Context: an optimization exercise on an open-source flow, tuned for small area. The choices shown serve that exercise and are no tape-out recipe.
In this exercise RTL edits were held to simulation tests only and were not proved equivalent to the original.
The series may have gaps, and a smaller design here may also do less where the tests do not look.
Power is estimated from default activity; no workload was simulated.

`design/flow/design.v`:
```
module fifo
  #(  
     parameter int SIZE = 1000,
     parameter int T_SIZE = 3,
     parameter int LOG_SIZE = $clog2(SIZE)
     )
   (  
     input logic p2f_irdy,
     input logic [T_SIZE-1:0] data_in,
     output logic f2p_trdy,
     output logic f2c_irdy,
     output logic [T_SIZE-1:0] data_out,
     input logic c2f_trdy,
     input logic clk,
     input logic rst
     );
   localparam int NPOS = 1 << LOG_SIZE;
   logic [SIZE-1:0][T_SIZE-1:0] C;
   logic [T_SIZE-1:0]		L;
   logic			ph;
   logic			lv, lvn;
   logic [LOG_SIZE-1:0]		r;
   logic [LOG_SIZE:0]		cnt;
   logic			full, empty;
   logic			enq, deq;
   assign f2p_trdy = !full;
   assign f2c_irdy = !empty;
   assign enq = p2f_irdy && !full;
   assign deq = c2f_trdy && !empty;
   localparam int LO = 5;
   localparam int NLO = 1 << LO;
   localparam int NHI = NPOS / NLO;
   logic [NPOS-1:0][T_SIZE-1:0] M;
   always_comb begin
      M = '1;
      M[SIZE-1:0] = C;
      M[NPOS-1] = L;
   end
   logic [NLO-1:0]		lo_n;
   logic [NHI-1:0][T_SIZE-1:0] G;
   always_comb begin
      for (int j = 0; j < NHI; j++) begin
	 G[j] = '1;
	 for (int k = 0; k < NLO; k++)
	   G[j] = G[j] & (M[j*NLO+k] | {T_SIZE{lo_n[k]}});
      end
   end
   assign data_out = G[r[LOG_SIZE-1:LO]] ^ {T_SIZE{ph}};
   logic [LOG_SIZE:0]		cnt_n;
   logic [LOG_SIZE-1:0]		r_n;
   assign cnt_n = cnt + enq - deq;
   assign r_n = cnt - 1 - deq;
   always_ff @(posedge clk) begin
      ph <= !ph;
      L <= data_in ^ {T_SIZE{!ph}};
      C <= ~(({C[SIZE-2:0], L} | {SIZE*T_SIZE{lvn}}) & (C | {SIZE*T_SIZE{lv}}));
      if (rst) begin
	 lv <= 1'b0;
	 lvn <= 1'b1;
	 cnt <= 0;
	 r <= '1;
	 lo_n <= ~(NLO'(1) << (NLO-1));
	 full <= 1'b0;
	 empty <= 1'b1;
      end
      else begin
	 lv <= enq;
	 lvn <= !enq;
	 cnt <= cnt_n;
	 r <= r_n;
	 lo_n <= ~(NLO'(1) << r_n[LO-1:0]);
	 full <= (cnt_n == SIZE);
	 empty <= (cnt_n == 0);
      end
   end
endmodule  
```
`design/flow/run.sh`:
```
#!/bin/bash
# synth_recipe.tcl (not shown) runs the flow's synth.tcl, then flattens the netlist and writes it again
# the make line also repeats each setting of config.mk as NAME=value (left out here)
make -C /OpenROAD-flow-scripts/flow DESIGN_CONFIG=/design/flow/config.mk WORK_HOME=/design/flow/orfs CLKGATE_MAP_FILE= SYNTH_SCRIPT=/design/flow/synth_recipe.tcl finish
```
`design/flow/config.mk`:
```
export PLATFORM = sky130hd
export DESIGN_NAME = fifo
export DESIGN_NICKNAME = fifo
export VERILOG_FILES = /design/flow/design.v
export SDC_FILE = /design/flow/constraint.sdc
export NUM_CORES = 4
export LEC_CHECK = 0
export CAP_MARGIN = 20
export CORE_MARGIN = 2
export CORE_UTILIZATION = 45
export CTS_BUF_LIST = sky130_fd_sc_hd__clkbuf_8
export CTS_CLUSTER_DIAMETER = 50
export CTS_CLUSTER_SIZE = 16
export SLEW_MARGIN = 20
```
`design/flow/constraint.sdc`:
```
create_clock -name core_clock -period 10.0 [get_ports {clk}]
set_input_delay 2.0000 -clock core_clock [delete_from_list [all_inputs] [get_ports {clk}]]
set_output_delay 2.0000 -clock core_clock [all_outputs]
set_load 0.01 [all_outputs]
```
==> run summary, run 1 <==
- STA classifies the critical path endpoint as a primary output.
- For this design the top-level I/O count stands at 12.
* Worst-path clk slew: 100 ps
- Data on the critical path arrives at its endpoint at 6150 ps.
* Post-route design area: 106000 um2
* Maximum net fanout on the critical path: 38
- Power per standard cell area: 295 nW/um2
* Initial Util: 45.2%
- Counting every sink on the clock net gives 3056.
- Run status: finished clean
- The cell area that synthesis handed to floorplanning was 99100 um2.
- The floorplan has 172 rows.
- Final core utilization: 48.2%
- Final setup viols: 0
- The worst path in the final design needs a cycle of 8150 ps, including I/O delays and setup.
- Post-CTS setup repair buffer count: 0
* Rel. slew slack: 17.7%
- Synthesized area divided by synthesized cell count: 10.4 um2
- Net switching is 33.3% of the power.
- Category of the most critical setup path: reg2out
* CP required: 8000 ps
- Number of global-route vias before repair: 76.8k
- In the finished design, the share of the clock period the worst path needs comes to 81.5%.
* Area Growth Syn to Fin: 6.78%
- The clock network burns 25.0% of the power.
==> run 1: cell families after synthesis <==
| kind of cell | count (synthesis) | synth area share (%) |
|---|---|---|
| AO/OA/AOI/OAI | 4544 | 29.0 |
| XOR/XNOR | 25 | 0.221 |
| adder cells (fa/ha/maj) | 21 | 0.273 |
| buffers and inverters | 1032 | 4.34 |
| flip-flops | 3056 | 61.8 |
| AND/OR/NAND/NOR | 865 | 4.39 |
==> run 1: flip-flops by register name (all words and copies together) (netlist names) <==
register and count:
C 3000, L 3, cnt 11, empty 1, full 1, lo_n 32, lv 1, lvn 1
ph 1, r 5
==> run 1: critical path, stage by stage (launching register included) <==
cell and delay, ps:
dfxtp_4 1080, buf_4 710, o22ai_1 170, nor4_1 340, nand3_1 130, nor4_1 620
nor3_1 250, o311ai_1 780, xnor2_1 270, clkdlybuf4s50_1 600
==> run 1: synthesized netlist by cell type, types with 29 or more instances <==
master,instances
nand4_1,93
o22ai_1,4361
nand3_1,51
nor3_1,96
nor2_1,315
clkbuf_1,669
buf_2,234
o22a_1,63
nor4_1,215
o221ai_1,65
dfxtp_1,3056
buf_4,29
nand2_1,52
buf_1,74
==> run 1: layout make-up <==
cell class / count / area, um2
timing repair buffer: 137 / 1590
fill: 20063 / 114000
clock inverter: 133 / 1370
sequential: 3056 / 61300
inverter: 23 / 86.3
antenna: 3 / 7.51
clock buffer: 307 / 4230
tap: 2871 / 3590
multi-input combinational: 5455 / 33600
==> run 1: routing by layer <==
metal	vias up	global-route usage [%]	share of wire (%)
li1	37110	-	-
met1	41035	41.4	43
met2	4619	42.5	43
met3	954	5.16	9.9
met4	8	10.9	4.2
met5	-	0	0.015
==> run 1: power groups by stage <==
| stage | combinational [mW] | clock (mW) | sequential (mW) |
|---|---|---|---|
| 3_3_place_gp | 5.38 | 0 | 17.9 |
| 6_report | 5.66 | 7.80 | 17.7 |
| 5_1_grt | 6.00 | 8.35 | 18.0 |
| 3_5_place_dp | 5.52 | 0 | 17.9 |
| 2_1_floorplan | 3.94 | 0 | 16.8 |
| 4_1_cts | 5.53 | 7.88 | 17.6 |
==> run 1: path summary, 6_finish.rpt <==
kind / start / to / slack [ps] / depth (start not counted)
max reg2reg: lvn / C[611] / 6380 / 4
max: lo_n[20] / data_out[0] / 1850 / 9
min reg2reg: C[2766] / C[2769] / 420 / 1
min: C[2766] / C[2769] / 420 / 1
==> run 1: per-stage QoR <==
stage	setup WS (ps)	cells	total power [mW]	hold WS (ps)
CTS	1830	11981	31.0	416
global placement	2580	11540	23.3	429
floorplan	5500	9543	20.7	412
detailed placement	3060	11541	23.4	450
global route	1810	11983	32.4	435
finish	1850	11985	31.2	422
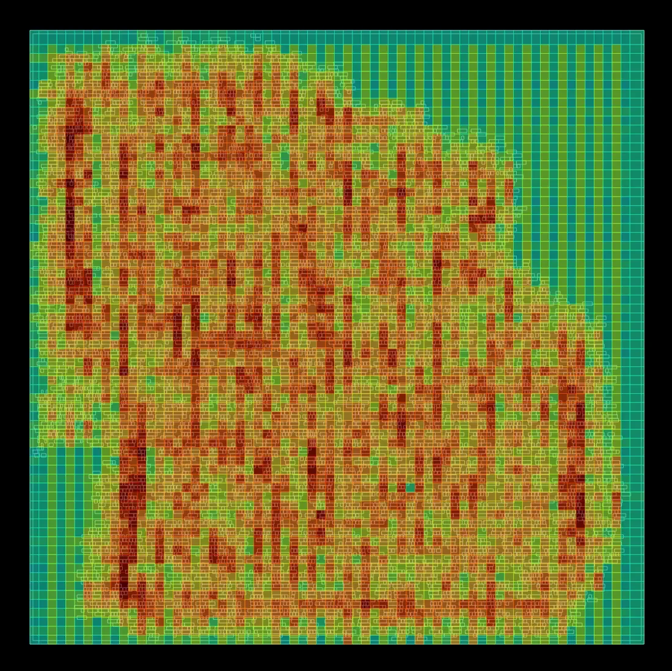
run_1/congestion_map.png
Routed WL per cell: 28.3 um
met2 Usage GRT: 42.5%
total routing usage reported by global routing: 28.7%
met3 usage: 5.16%
global-route layer with the greatest usage: met2

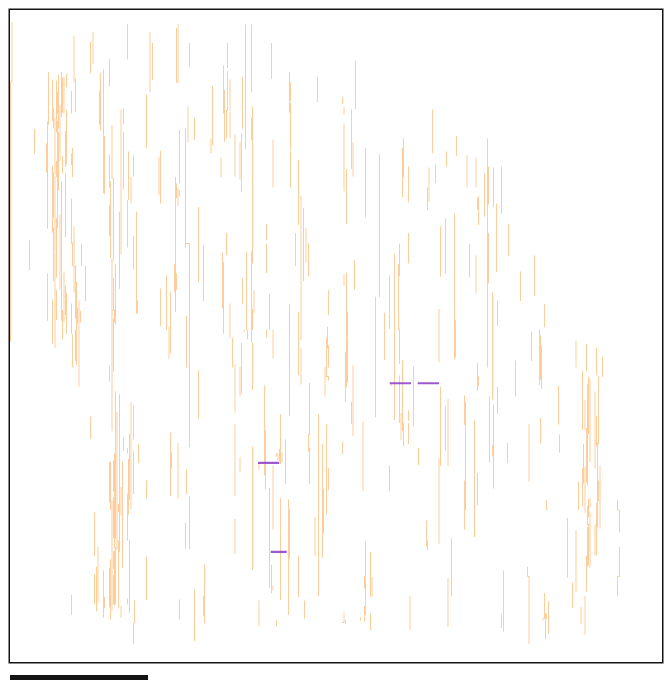
run_1/layers.png
Scale bar: 100 um. Only two layers are drawn.
orange -> M4  # wire length 14100 um
purple -> M5  # wire length 51.5 um

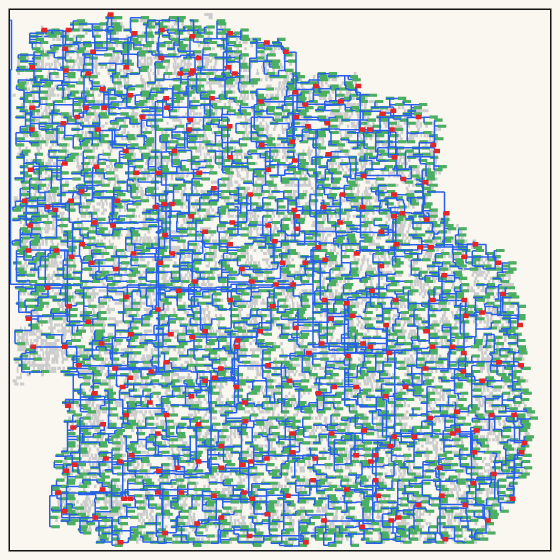
run_1/clock_wires.png
green -> flip-flops  # count 3056
blue -> clock wires  # length 33.1 mm
red -> clock-net drivers  # count 281
flops lie = widely spread

==> inputs of run 2 (changes only) <==
--- a/design/flow/config.mk
+++ b/design/flow/config.mk
@@ -8,7 +8,4 @@
 export CAP_MARGIN = 20
 export CORE_MARGIN = 2
 export CORE_UTILIZATION = 45
-export CTS_BUF_LIST = sky130_fd_sc_hd__clkbuf_8
-export CTS_CLUSTER_DIAMETER = 50
-export CTS_CLUSTER_SIZE = 16
 export SLEW_MARGIN = 20
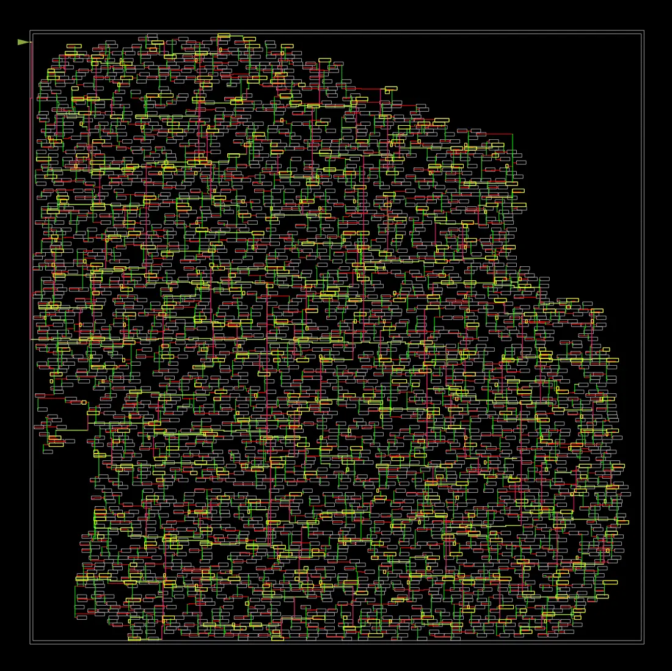
run_2/clock_nets.png
worst-case clock skew: 73.5 ps
worst skew pair latency: 950 ps

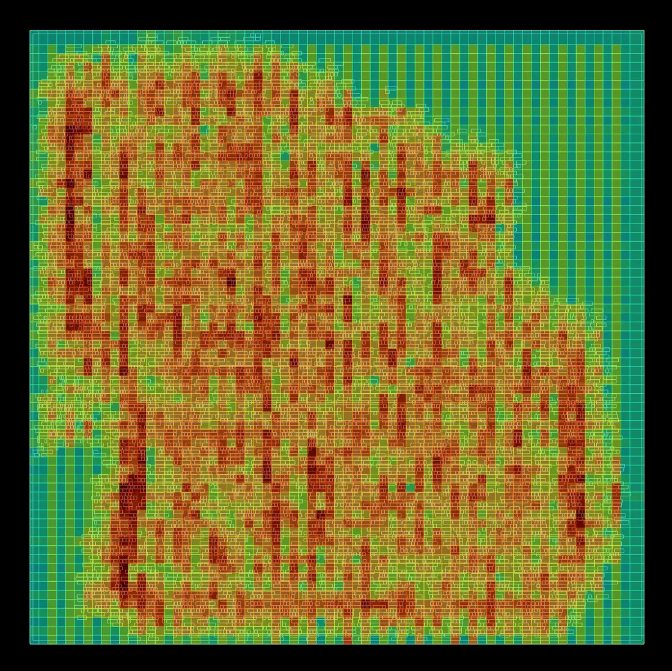
run_2/congestion_map.png
total routing usage reported by global routing: 28.9%
met3 usage: 5.33%

==> run 2 against run 1 <==
Net effect:
- still clean on timing, DRC and antenna
- synthesized cell count is the same
- sequential power about the same
- final area rose by 4.8%
- sequential cell count unchanged
- critical path type unchanged
- highest routed layer unchanged
==> run summary, run 2 <==
* Routed WL per cell: 28.2 um (-0.25%)
- Count of clock tree sinks: 3056 (unchanged)
- Following the worst setup path forward leads to its endpoint at data_out[0].
* Worst-path clk slew: 60 ps (-40 ps)
- Synthesized area divided by synthesized cell count: 10.4 um2 (unchanged)
- STA classifies the critical path endpoint as a primary output.
* Ports: 12 (unchanged)
- Crit path buf inv count: 2 (unchanged)
* Series of cell instances along the critical path: buf_4, o22ai_1, nor4_1, nand3_1, nor4_1, nor3_1, o311ai_1, xnor2_1, clkdlybuf4s50_1
* Total wirelength of the detailed-routed design: 341000 um
- The number of flip-flops in the largest register is 3000 (unchanged).
- Flop-to-flop setup slack: 6440 ps (+60 ps)
- Compared with the post-synthesis result, the final layout area differs by 11.9%.
- Logic depth of the worst register-to-register path: 4 (unchanged)
- The share of synthesized area in the top cell type comes to 61.8%.
- Start of the worst register-to-register path: lvn
* Period minus WS final: 7940 ps (-205 ps)
- The filler cell count in the final layout came to 19.5k (-3.0%).
- Launching instance or port of the critical path: lo_n[20]
* Final setup viols: 0 (unchanged)
* Cell with the largest stage delay on the worst path: dfxtp_4
- Maximum net fanout on the critical path: 38 (unchanged)
- The share of the clock period used by the worst path was 79.4% (-2.1 points).
- The count of non-filler cells in the finished layout was 12.1k (+0.98%).
- The critical path's largest stage delay is 1050 ps (-30 ps).
* Element type at the critical path start: register
- The smallest hold slack was 423 ps (+0.930 ps).
- The root buffer cell chosen for the clock tree is clkbuf_16.
- Rel. slew slack: 20.1% (+2.5 points)
* Final worst slack: 2060 ps (+205 ps)
- Number of buffers added by the clock tree synthesis step: 320
- Post-place setup slack: 3060 ps (unchanged)
- Total power consumption of the routed design: 35.5 mW (+14%)
- The initial antenna violation count was 11.
- Most numerous cell on the critical path: nor4_1
- The power density of the placed cells is 321 nW/um2 (+8.7%).
- The worst path arrival time was 5940 ps (-210 ps).
- Leading cell type by number of instances after synthesis: o22ai_1
* Number of global-route vias before repair: 77.3k (+0.67%)
- Synthesized cell area: 99100 um2 (unchanged)
* Die Footprint: 224000 um2
- The endpoint required time on the critical path was 8000 ps (about the same).
- The count of cell instances traversed by the critical path is 9 (unchanged).
- Ranked by flip-flop count, first place goes to C.
* Worst R2R End: C[2400]
- Biggest regs: C x3000, lo_n x32, cnt x11
- Grouping stages by cell kind, the critical path spends the most delay in simple AND/OR/NAND/NOR gates.
* Row Count: 172 (unchanged)
- The cell count after placement was 11.5k (unchanged).
- The run finished with no timing, DRC or antenna violations.
- Counting flops and latches in the post-synthesis netlist gives 3056.
* Cell types with the highest counts after synthesis: o22ai_1, dfxtp_1, clkbuf_1
* Initial Util: 45.2% (unchanged)
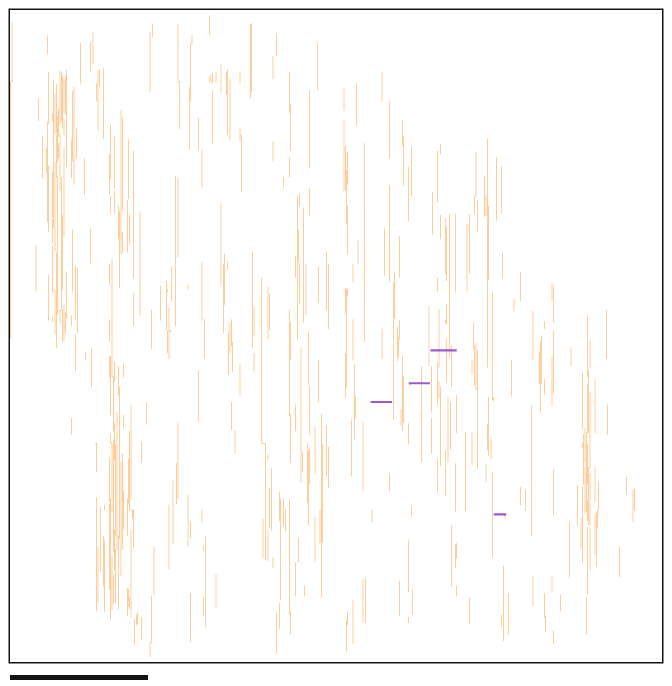
run_2/layers.png
Scale bar: 100 um. Only two layers are drawn.
purple -> M5  # wire length 52.4 um
orange -> M4  # wire length 14600 um

[run 2: cell counts after synthesis]
Identical to the previous run, type by type.
[run 2: worst min path at each step]
stage	cells past startpoint	start	end
2_1_floorplan	1	C[2998]	C[2998]
6_report	1	C[918]	C[921]
4_1_cts	1	C[951]	C[954]
5_1_grt	1	C[1522]	C[1525]
3_5_place_dp	1	C[2998]	C[2998]
3_3_place_gp	1	C[2998]	C[2998]
[run 2: kinds of logic (layout without fill, tap and decap cells)]
family | count (synthesis) | in the layout | share of synthesized area (%)
AO/OA/AOI/OAI | 4544 | 4544 | 29.0
flip-flops | 3056 | 3056 | 61.8
buffers and inverters | 1032 | 716 | 4.34
AND/OR/NAND/NOR | 865 | 865 | 4.39
XOR/XNOR | 25 | 25 | 0.221
adder cells (fa/ha/maj) | 21 | 21 | 0.273
other | 0 | 4 | 0
[run 2: where the power goes]
part           switching [mW]  internal [mW]
logic                    3.24           2.43
clock network            4.86           7.22
registers                2.76           15.0
[run 2: layout make-up]
cell class / count / area, um2 / share of cell area (%)
flip-flops and latches: 3056 / 61300 / 55.3
multi-input cells: 5455 / 33600 / 30.3
clock buffers: 450 / 9240 / 8.34
well taps: 2871 / 3590 / 3.24
repair buffers: 138 / 1620 / 1.46
clock inverters: 105 / 1350 / 1.22
inverters: 23 / 86.3 / 0.0779
diodes: 4 / 10.0 / 0.00903
[run 2: stage by stage]
step           utilization, %  cell area (um2)
3_5_place_dp             45.7           100000
5_1_grt                  50.5           111000
4_1_cts                  50.5           111000
2_1_floorplan               -            99100
6_report                 50.5           111000
3_3_place_gp             45.7           100000
[run 2: metal layers]
layer / track usage, % / vias to the layer above / share of wire, %
li1: - / 37369 / -
met5: 0 / - / 0.015
met2: 42.7 / 4809 / 43
met1: 41.6 / 41289 / 42
met4: 11.2 / 8 / 4.3
met3: 5.33 / 1005 / 10
[run 2: worst register-to-register path, delay by kind of cell (launching register included)]
family,cells,cell delay [ps]
compound gates,1,200
flops,1,740
buf+inv,3,2440
==> inputs of run 3 (changes only) <==
==> design/flow/config.mk (replaced) <==
export PLATFORM = sky130hd
export DESIGN_NAME = fifo
export DESIGN_NICKNAME = fifo
export VERILOG_FILES = /design/flow/design.v
export SDC_FILE = /design/flow/constraint.sdc
export NUM_CORES = 4
export LEC_CHECK = 0
export CAP_MARGIN = 10
export CORE_MARGIN = 2
export CORE_UTILIZATION = 60
export CTS_BUF_LIST = sky130_fd_sc_hd__clkbuf_8
export CTS_CLUSTER_DIAMETER = 60
export CTS_CLUSTER_SIZE = 18
export SLEW_MARGIN = 10
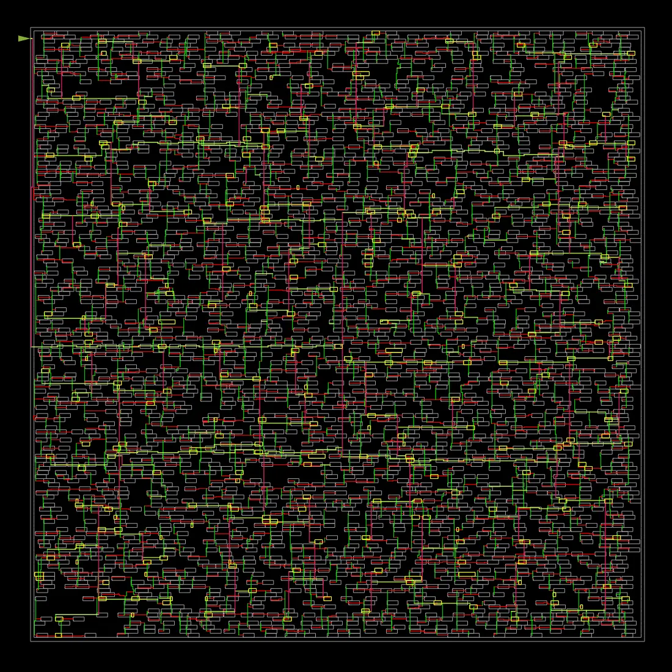
run_3/clock_nets.png
number of clock buffer instances in the layout: 221
worst skew pair latency: 1020 ps

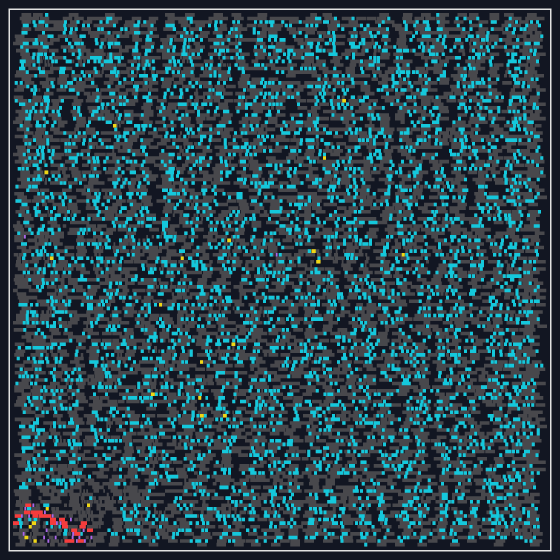
run_3/gates.png
red -> fa/ha/maj cells  # cells 21, most used ha_1, where bottom left
purple -> inv cells  # cells 23, most used inv_1, where bottom left
cyan -> aoi and oai cells  # cells 4479, most used o22ai_1, where widely spread
yellow -> and/or cells  # cells 23, most used or4_1

==> run 3 against run 2 <==
Net effect:
- sequential cell count is the same
- final area shrank 7.2%
- sequential power is essentially flat
- total power shrank 18%
- via count shrank 2.3%
- fmax shrank 2.5%
- register-to-register slack lost 130 ps
- global-route usage grew 8.3 points
- critical path type unchanged
==> run summary, run 3 <==
* Run status: finished clean
- Met3 usage: 7.89% (+2.6 points)
- Area Growth Syn to Fin: 3.77%
- Post-synthesis sequential element count: 3056 (unchanged)
- Row Count: 149 (-13%)
* Critical path data arrival time: 6150 ps (+210 ps)
* Synthesized area divided by synthesized cell count: 10.4 um2 (unchanged)
- Synthesized cell area: 99100 um2 (unchanged)
- Initial Util: 60.2% (+15 points)
- In this run the worst setup path terminates at data_out[1].
- Count of clock tree sinks: 3056 (unchanged)
- Initial antenna violation count: 5 (-6)
* Non-filler instance count after layout: 11.1k (-8.0%)
* Fin Hold WS: 444 ps (+20.7 ps)
* Root Driver: clkbuf_8
* Ports: 12 (unchanged)
- STA classifies the critical path startpoint as a register.
- The maximum fanout encountered on the critical timing path is 32 (-16%).
- Number of global-route vias before repair: 75.5k (-2.4%)
- The power density of the placed cells was 285 nW/um2 (-11%).
- Biggest regs: C x3000, lo_n x32, cnt x11
- Logic depth of the worst register-to-register path: 4 (unchanged)
* Global-route met1 utilization: 52.0% (+10 points)
* Total wirelength of the detailed-routed design: 328000 um (-3.9%)
- The detailed-route wire length per cell was 29.4 um (+4.4%).
* Critical path capture point type: primary output
- The layer flagged by global routing as most heavily used is met2.
- Worst-path clk slew: 110 ps (+50 ps)
- Rel. slew slack: 20.9% (+0.73 points)
* Share of the synthesized area in the top cell type: 61.8% (unchanged)
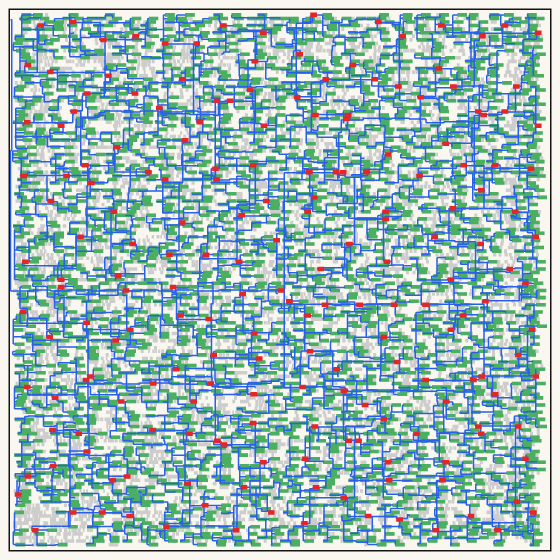
run_3/clock_wires.png
red -> clock-net drivers  # count 196
blue -> clock wires  # length 29.9 mm
green -> flip-flops  # count 3056
routed clock nets = 197

run 3: critical path: stages, from the launching register on:
cell             delay, ps
dfxtp_4               1010
buf_4                  720
o22ai_1                190
nor2_1                 130
nand3_1                120
o41ai_1                620
o221ai_1               630
nand3_1                630
nor3_1                 260
xnor2_1                200
clkdlybuf4s50_1        570
run 3: layout make-up:
class,instances,area (um2)
antenna,9,22.5
timing repair buffer,136,1590
clock buffer,221,3040
fill,13725,61600
clock inverter,49,414
inverter,23,86.3
multi-input combinational,5455,33600
sequential,3056,61300
tap,2189,2740
run 3: power breakdown:
| group | total, mW | internal, mW | leakage, nW | switching (mW) |
|---|---|---|---|---|
| registers | 17.7 | 15.0 | 25.8 | 2.73 |
| logic | 5.60 | 2.44 | 8.68 | 3.16 |
| clock network | 5.99 | 2.16 | 1.87 | 3.83 |
| total | 29.3 | 19.6 | 36.3 | 9.72 |
run 3: worst min-delay path by stage:
stage	slack, ps	to	cells after the start
floorplan	410	C[2998]	1
global placement	420	C[2998]	1
detailed placement	440	C[2998]	1
CTS	450	C[2042]	1
global route	460	C[2042]	1
finish	440	C[2042]	1
run 3: logic make-up (layout without fill, tap and decap cells):
group	Yosys count	in the layout	synth area share (%)
AO/OA/AOI/OAI	4544	4544	29.0
flip-flops	3056	3056	61.8
buffers and inverters	1032	429	4.34
AND/OR/NAND/NOR	865	865	4.39
XOR/XNOR	25	25	0.221
adder cells (fa/ha/maj)	21	21	0.273
other	0	9	0
run 3: metrics by stage:
step | power [mW] | utilization [%] | setup slack (ps)
after floorplan | 20.7 | - | 5500
after global placement | 23.2 | 60.4 | 3220
after detailed placement | 23.3 | 60.4 | 3200
after CTS | 29.1 | 62.5 | 2070
after global routing | 30.4 | 62.5 | 1880
final | 29.3 | 62.5 | 1850
run 3: routing by layer:
metal	vias up	wire [um]
li1	36866	-
met1	40131	135000
met2	4554	141000
met3	1019	34800
met4	4	16600
met5	-	27
==> inputs of run 4 (changes only) <==
==> design/flow/flow/run.sh (new file) <==
#!/bin/bash
# The standard layout, except that clock tree synthesis builds the tree from
# clkbuf_8 buffers, each driving a cluster of at most 18 flip-flops within
# 60 um, and inserts no dummy loads.
set -euo pipefail
cd "$(dirname "$0")/.."
cat >> config.mk <<'EOF'
export CTS_ARGS = -sink_clustering_enable -repair_clock_nets -sink_clustering_size 18 -sink_clustering_max_diameter 60 -buf_list sky130_fd_sc_hd__clkbuf_8 -dont_use_dummy_load
EOF
bash standard.sh finish > standard_flow.log 2>&1
==> design/flow/standard.sh (new file) <==
#!/bin/bash
# synth_recipe.tcl (not shown) runs the flow's synth.tcl, then flattens the netlist and writes it again
# the make line also repeats each setting of config.mk as NAME=value (left out here)
make -C /OpenROAD-flow-scripts/flow DESIGN_CONFIG=/design/flow/config.mk WORK_HOME=/design/flow/orfs CLKGATE_MAP_FILE= SYNTH_SCRIPT=/design/flow/synth_recipe.tcl "${@:-finish}"
==> design/flow/config.mk (replaced) <==
export PLATFORM = sky130hd
export DESIGN_NAME = fifo
export DESIGN_NICKNAME = fifo
export VERILOG_FILES = /design/flow/design.v
export SDC_FILE = /design/flow/constraint.sdc
export NUM_CORES = 4
export LEC_CHECK = 0
export CAP_MARGIN = 20
export CORE_MARGIN = 2
export CORE_UTILIZATION = 60
export SLEW_MARGIN = 20
export CTS_ARGS = -sink_clustering_enable -repair_clock_nets -sink_clustering_size 18 -sink_clustering_max_diameter 60 -buf_list sky130_fd_sc_hd__clkbuf_8 -dont_use_dummy_load
removed: design/flow/run.sh
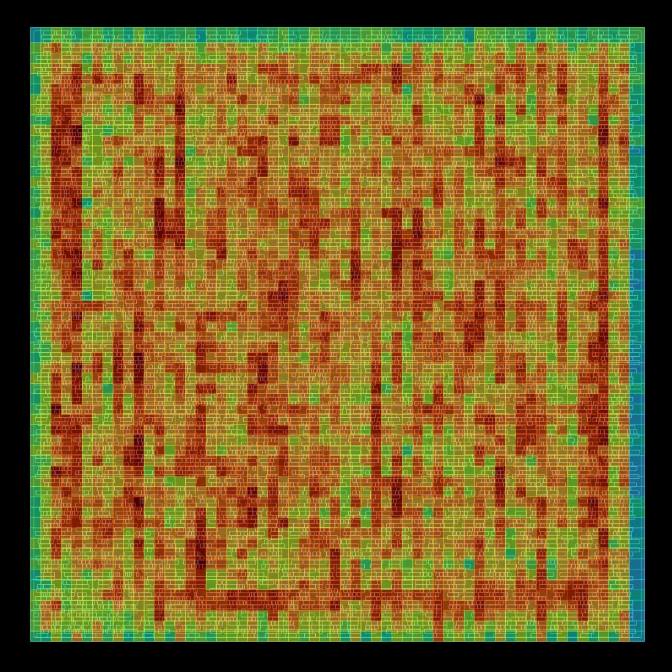
run_4/congestion_map.png
met3 usage: 7.61%
total routing usage reported by global routing: 37.1%
met2 Usage GRT: 55.3%

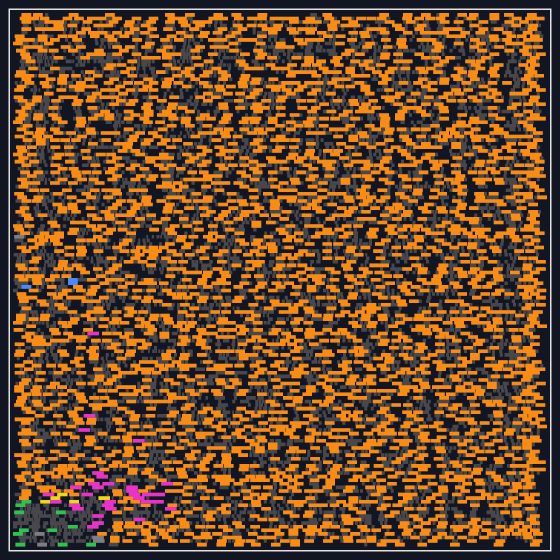
run_4/ff_map.png
orange -> C  # sequential cells 3000, where widely spread
magenta -> lo_n  # sequential cells 32, where bottom left
blue -> L  # sequential cells 3
green -> cnt  # sequential cells 11, where bottom left
yellow -> r  # sequential cells 5, where bottom left
not colored = 5

==> run 4 against run 3 <==
Net effect:
- still clean
- non-clock buffer count unchanged
- sequential cell count unchanged
- global-route usage about the same
- total power decreased by 1.9%
- hold slack got worse by 12 ps
==> run summary, run 4 <==
* Root Driver: clkbuf_8
- Number of buffers added by the clock tree synthesis step: 196
- Initial Util: 60.2% (unchanged)
- Final Max Slew Viols: 0
* Biggest regs: C x3000, lo_n x32, cnt x11
* Die Span X: 410 um
* Routed WL per cell: 29.6 um (+0.56%)
- The detail route stage leaves a number of antenna-violating nets equal to 0.
* Final core utilization: 62.1% (-0.46 points)
- Fin Hold WS: 432 ps (-11.7 ps)
- Element type at the critical path start: register
* Worst skew pair latency: 1000 ps (-20 ps)
- Crit path buf inv count: 2 (unchanged)
- For the final database, setup skew stands at 65.6 ps.
- Most frequent standard cell in the layout excluding fill and tap cells: o22ai_1
- Among all flip-flop cells after synthesis, the most frequent one is dfxtp_1.
- Most numerous cell on the critical path: nand3_1
- Rel. slew slack: 19.7% (-1.1 points)
- The initial antenna violation count came to 4 (-1).
- In the routed design, unresolved DRC markers number 0.
* Power per standard cell area: 282 nW/um2 (-1.1%)
* Share of the synthesized area in the top cell type: 61.8% (unchanged)
- Buffers added to address setup during post-CTS repair amount to 0.
- Total wirelength of the detailed-routed design: 327000 um (-0.16%)
* Total power consumption of the routed design: 28.7 mW (-1.9%)
- The worst path arrival time was 6140 ps (about the same).
* Post-place setup slack: 3200 ps (unchanged)
- Row Count: 149 (unchanged)
- Post-synthesis sequential element count: 3056 (unchanged)
* Max-cap violation count: 0
* Critical path capture point type: primary output
- Run status: finished clean
* Count of fill cells added during filler insertion: 13.8k (+0.60%)
- Series of cell instances along the critical path: buf_4, o22ai_1, nor4_1, nand3_1, o41ai_1, o221ai_1, nand3_1, nor3_1, xnor2_1, clkdlybuf4s50_1
- The area taken by multi-input logic gates was 33600 um2 (about the same).
- Sequential cell area: 61300 um2 (unchanged)
* Most area-hungry cell type in the Yosys netlist: dfxtp_1
- The clock sink total is 3056 (unchanged).
- Area Growth Syn to Fin: 3.00%
- The slowest stage of the critical path belongs to the cell dfxtp_4.
- The clock-pin transition on the worst setup and hold timing paths came to 110 ps (about the same).
- Delay contributed by the slowest stage of the critical path: 960 ps (-50 ps)
- Final critical-path share of the clock period: 81.4%
- Maximum net fanout on the critical path: 35 (+9.4%)
- The number of global-route vias before repair was 75.3k (-0.25%).
* Resized cells post-CTS: 0
- The post-synth design cell area was 99100 um2 (unchanged).
* Synthesized area divided by synthesized cell count: 10.4 um2 (unchanged)
- Non-filler instance count after layout: 11.1k (-0.71%)
- First-pass DRT Iterations: 6
- Number of levels the H-tree was split into: 4
- The number of ports placed on the die boundary is 12 (unchanged).
* Top cell family by delay on the critical path: compound AO/OA/AOI/OAI gates
* Maximum number of pins on one net before global-route repair: 254
- The post-layout worst setup margin came to 1860 ps (+7.86 ps).
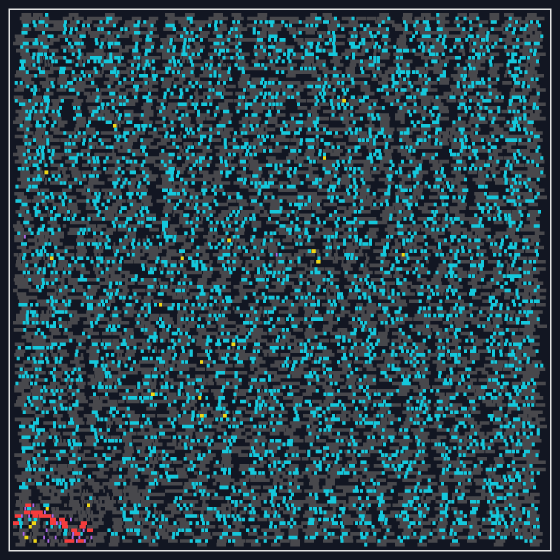
run_4/gates.png
yellow -> and/or cells  # cells 23, most used or4_1
red -> fa/ha/maj cells  # cells 21, most used ha_1, where bottom left
purple -> inv cells  # cells 23, most used inv_1, where bottom left
cyan -> aoi and oai cells  # cells 4479, most used o22ai_1, where widely spread

run 4: cell counts after synthesis:
No cell type changed its count.
run 4: path summary, 6_finish.rpt:
| check | to | slack [ps] | cells past startpoint |
|---|---|---|---|
| setup / recovery | data_out[1] | 1860 | 10 |
| hold / removal | C[1714] | 430 | 1 |
| setup reg to reg | C[2260] | 6280 | 4 |
| hold reg to reg | C[1714] | 430 | 1 |
run 4: cells by family (layout without fill, tap and decap cells):
logic type	count (synthesis)	in the layout	share of synthesized area, %
compound gates	4544	4544	29.0
flops	3056	3056	61.8
buf+inv	1032	355	4.34
simple gates	865	865	4.39
xor+xnor	25	25	0.221
fa+ha+maj	21	21	0.273
other cells	0	4	0
run 4: power by group:
group / internal [mW] / switching (mW)
sequential: 15.0 / 2.73
combinational: 2.44 / 3.17
clock: 1.76 / 3.67
run 4: cell type report:
class,instances,area share (%)
Sequential cell,3056,60.1
Multi-Input combinational cell,5455,32.9
Tap cell,2189,2.68
Clock buffer,196,2.64
Timing Repair Buffer,136,1.55
Inverter,23,0.0846
Antenna cell,4,0.00981
run 4: metal layers:
| metal | GRT usage [%] | wire length, um |
|---|---|---|
| met1 | 52.1 | 134000 |
| met2 | 55.3 | 141000 |
| met4 | 16.3 | 16900 |
| met3 | 7.61 | 35100 |
| met5 | 0 | 28 |
==> inputs of run 5 (changes only) <==
==> design/flow/flow/run.sh (replaced) <==
#!/bin/bash
# The standard layout, except that clock tree synthesis builds the tree from
# clkbuf_8 buffers, each driving a cluster of at most 18 flip-flops within
# 50 um, and inserts no dummy loads.
set -euo pipefail
cd "$(dirname "$0")/.."
cat >> config.mk <<'EOF'
export CTS_ARGS = -sink_clustering_enable -repair_clock_nets -sink_clustering_size 18 -sink_clustering_max_diameter 50 -buf_list sky130_fd_sc_hd__clkbuf_8 -dont_use_dummy_load
EOF
bash standard.sh finish > standard_flow.log 2>&1
==> design/flow/config.mk (replaced) <==
export PLATFORM = sky130hd
export DESIGN_NAME = fifo
export DESIGN_NICKNAME = fifo
export VERILOG_FILES = /design/flow/design.v
export SDC_FILE = /design/flow/constraint.sdc
export NUM_CORES = 4
export LEC_CHECK = 0
export CAP_MARGIN = 20
export CORE_MARGIN = 2
export CORE_UTILIZATION = 70
export SLEW_MARGIN = 20
export CTS_ARGS = -sink_clustering_enable -repair_clock_nets -sink_clustering_size 18 -sink_clustering_max_diameter 50 -buf_list sky130_fd_sc_hd__clkbuf_8 -dont_use_dummy_load
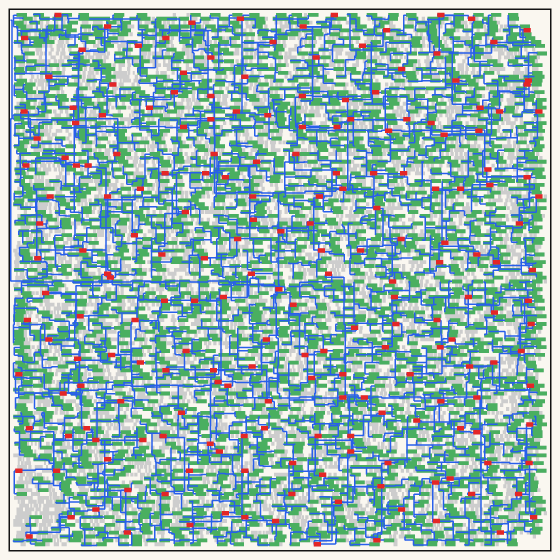
run_5/clock_wires.png
blue -> clock wires  # length 28.2 mm
red -> clock-net drivers  # count 207
green -> flip-flops  # count 3056
flops lie = widely spread

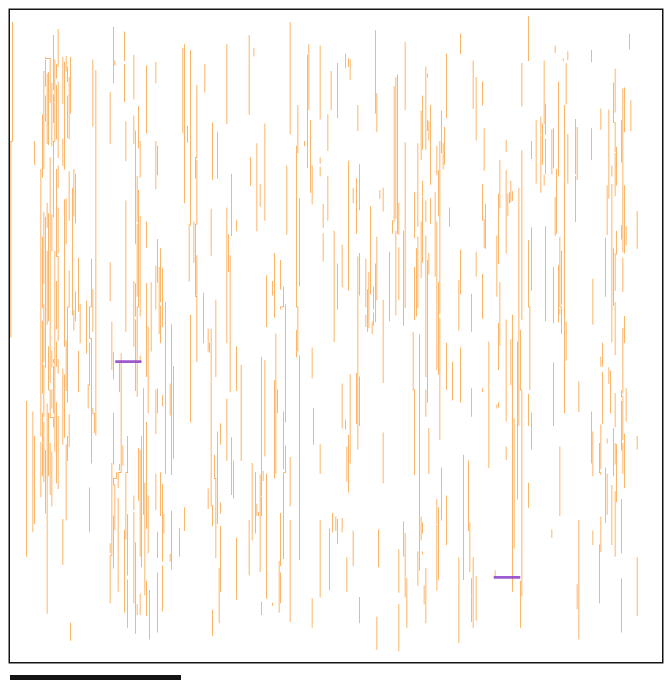
run_5/layers.png
Scale bar: 100 um. Only two layers are drawn.
purple -> M5  # wire length 27.6 um
orange -> M4  # wire length 18800 um

==> run 5 against run 4 <==
Net effect:
- highest routed layer unchanged
- combinational power hardly changed
- core utilization is 10 points higher
- register-to-register slack better by 430 ps
- count of clock-buffer cells in the layout is 11 higher
- still clean on timing, DRC and antenna
- sequential power hardly changed
- final area is 0.20% lower
==> run summary, run 5 <==
* Biggest regs: C x3000, lo_n x32, cnt x11
- Relative to the synthesized area, the layout overhead comes to 2.79%.
- The clock-pin transition on the worst setup and hold timing paths is 110 ps (about the same).
* Rel. slew slack: 13.9% (-5.8 points)
- Hold buffer count at cts: 0
* Top_reg_cell synth: dfxtp_1
* Resized cells post-CTS: 0 (unchanged)
- Ports: 12 (unchanged)
- The area taken by multi-input logic gates is 33600 um2 (about the same).
* Row Count: 138 (-7.4%)
- The worst register-to-register path begins at lvn.
* Maximum net fanout on the critical path: 72 (+110%)
* Sequential cell area: 61300 um2 (unchanged)
* Element type at the critical path start: register
* Most area-hungry cell type in the Yosys netlist: dfxtp_1
* Root Driver: clkbuf_8
- The share of the clock period used by the worst path was 77.3% (-4.1 points).
* Post-synthesis sequential element count: 3056 (unchanged)
* Max-cap violation count: 0 (unchanged)
- The proportion of netlist area held by the largest area contributor came to 61.8% (unchanged).
- Routed WL per cell: 29.2 um (-1.4%)
* Gate power share: 19.6% (about the same)
- Initial Util: 70.2% (+10 points)
* Remaining DRCs: 0 (unchanged)
* DIE HEIGHT: 380 um
* Total wirelength of the detailed-routed design: 314000 um (-4.1%)
- Final Max Slew Viols: 0 (unchanged)
* Synth top area cells: dfxtp_1, o22ai_1, clkbuf_1
- The power density of the placed cells is 282 nW/um2 (+0.20%).
* Total routing usage reported by global routing: 41.4% (+4.2 points)
* Initial antenna violation count: 7 (+3)
* Final core utilization: 72.2% (+10 points)
- CP required: 8000 ps
- Part of the power in the clock network: 19.2% (+0.3 points)
* Most frequent cells in the layout: o22ai_1, dfxtp_1, nor2_1
- The net switching share of the total power came to 33.0% (-0.30 points).
- The filler cell count in the final layout came to 10.6k (-23%).
- The sum of internal, switching and leakage power came to 28.7 mW (about the same).
- The die outline width is 380 um (-7.3%).
- The number of global-route vias before repair is 76.0k (+0.96%).
- Launching instance or port of the critical path: lo_n[7]
- Net switching power: 9.48 mW (-0.92%)
* Run status: finished clean
* Sequential fraction of design power: 61.2% (-0.4 points)
- Number of levels the H-tree was split into: 4 (unchanged)
- Register area share after synthesis: 61.8%
- The library cell used most frequently in the layout, excluding fill and tap cells, is o22ai_1.
- The worst path arrival time came to 5730 ps (-410 ps).
- The pin count of the biggest net entering global routing is 262 (+3.1%).
* Synthesized area divided by synthesized cell count: 10.4 um2 (unchanged)
- The residual antenna-violating net count after detailed routing came to 0 (unchanged).
* Detailed Route Iter0 Violations: 11.5k
- STA classifies the critical path endpoint as a primary output.
- The total internal power came to 19.3 mW (+0.45%).
- The number of search-and-repair iterations in the first detailed-routing pass came to 7 (+1).
- The post-synth design cell area came to 99100 um2 (unchanged).
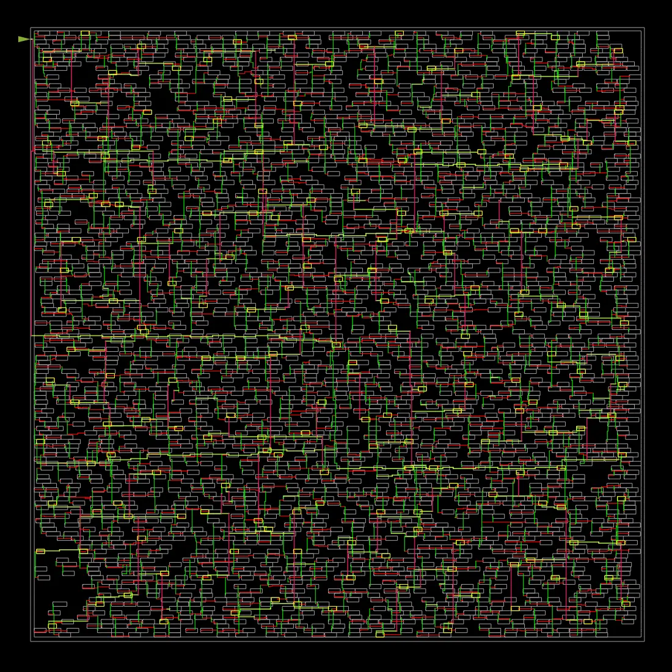
run_5/clock_nets.png
clock network power consumption: 5.51 mW
number of buffers added by the clock tree synthesis step: 207
Seq Cell Count: 3056
number of clock buffer instances in the layout: 207
count of clock tree sinks: 3056

## run 5: cell counts after synthesis
No cell type changed its count.
## run 5: layout make-up
| class | count | share of cell area (%) |
|---|---|---|
| Sequential cell | 3056 | 60.2 |
| Multi-Input combinational cell | 5455 | 33.0 |
| Clock buffer | 207 | 2.80 |
| Tap cell | 1890 | 2.32 |
| Timing Repair Buffer | 130 | 1.59 |
| Inverter | 23 | 0.0848 |
| Antenna cell | 2 | 0.00492 |
## run 5: final timing paths
check	end	slack, ps	cells past startpoint
max	data_out[1]	2270	9
min	C[2893]	410	1
max reg2reg	C[1521]	6710	4
min reg2reg	C[2893]	410	1
## run 5: worst max-delay path, cell delays in order (launching register included)
cell and delay, ps:
dfxtp_4 860, buf_12 660, o22a_1 260, o221ai_1 110, o41ai_1 800, o221ai_1 480, nand3_1 450, nor3_1 220
xnor2_1 220, clkdlybuf4s50_1 560
## run 5: cell families after synthesis
logic type | count (synthesis) | share of synthesized area (%)
AO/OA/AOI/OAI | 4544 | 29.0
buffers and inverters | 1032 | 4.34
adder cells (fa/ha/maj) | 21 | 0.273
XOR/XNOR | 25 | 0.221
flip-flops | 3056 | 61.8
AND/OR/NAND/NOR | 865 | 4.39
## run 5: through the flow
stage	std cells	setup WS (ps)	hold WS [ps]
after global placement	10553	3600	426
after global routing	10763	2370	453
after floorplan	9543	5500	412
final	10763	2270	413
after CTS	10760	2520	423
after detailed placement	10553	3560	438
## run 5: power by group through the flow
stage | sequential, mW | combinational [mW] | clock, mW
floorplan | 16.8 | 3.94 | 0
CTS | 17.5 | 5.44 | 5.50
global route | 17.9 | 5.94 | 5.93
finish | 17.6 | 5.63 | 5.51
global placement | 17.7 | 5.26 | 0
detailed placement | 17.8 | 5.43 | 0
## run 5: per-layer routing
metal | global-route usage, % | vias to the layer above | wire length (um)
met3 | 8.90 | 1284 | 40100
met2 | 60.4 | 5614 | 133000
met4 | 20.5 | 4 | 18800
met1 | 58.4 | 39956 | 122000
li1 | - | 36822 | -
met5 | 0 | - | 27

==> gallery <==
Register map, names as in the netlist.
image #1
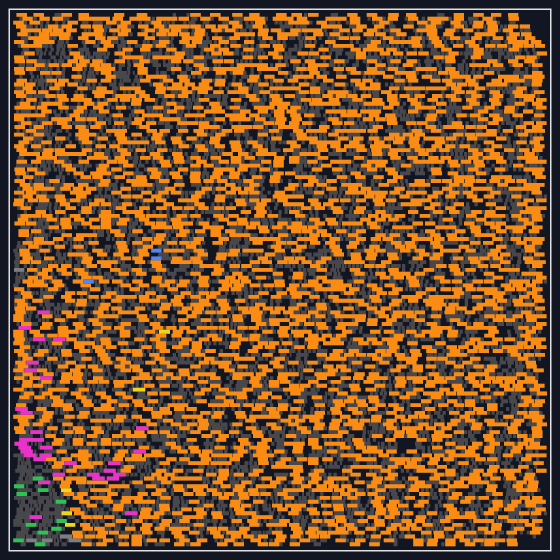
image #2
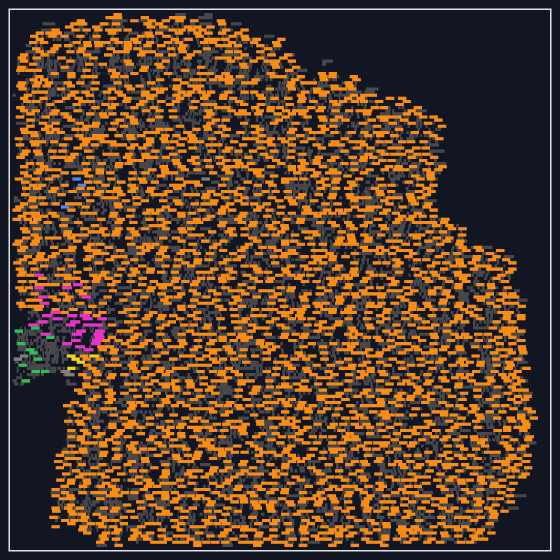
image #3
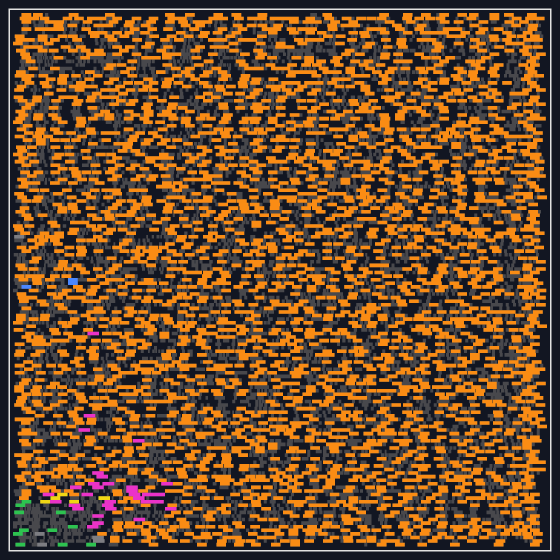
- run 2 = image #2
- run 5 = image #1
- run 3 = image #3

==> separate check: timing with driven ports <==
How much do the figures lean on ideal ports? The routed layouts below were timed once more, with nothing changed but the port constraints.
Step 1 sets driving cells, clkbuf_16 on the clock port and buf_2 on the other inputs (assumed; they add their load-dependent delay and slew).
Step 2 also shifts input and output timing later by t, the mid clock arrival at the registers, as if the neighbouring blocks saw the same clock.
a / b / c = ideal ports / drivers / drivers and shift; a / b = the first two.
| run | t, ns | slack for setup (ns) | clock arrival spread, ns |
|---|---|---|---|
| run 1 | 1.148 | 1.853 / 1.767 / 2.916 | 0.111 / 0.111 |
| run 2 | 1.013 | 2.059 / 1.965 / 2.978 | 0.086 / 0.086 |
| run 3 | 1.082 | 1.852 / 1.771 / 2.852 | 0.056 / 0.057 |
| run 4 | 1.050 | 1.860 / 1.778 / 2.829 | 0.094 / 0.095 |
| run 5 | 1.020 | 2.267 / 2.190 / 3.210 | 0.088 / 0.087 |
After both steps setup and hold are still met in every run listed.
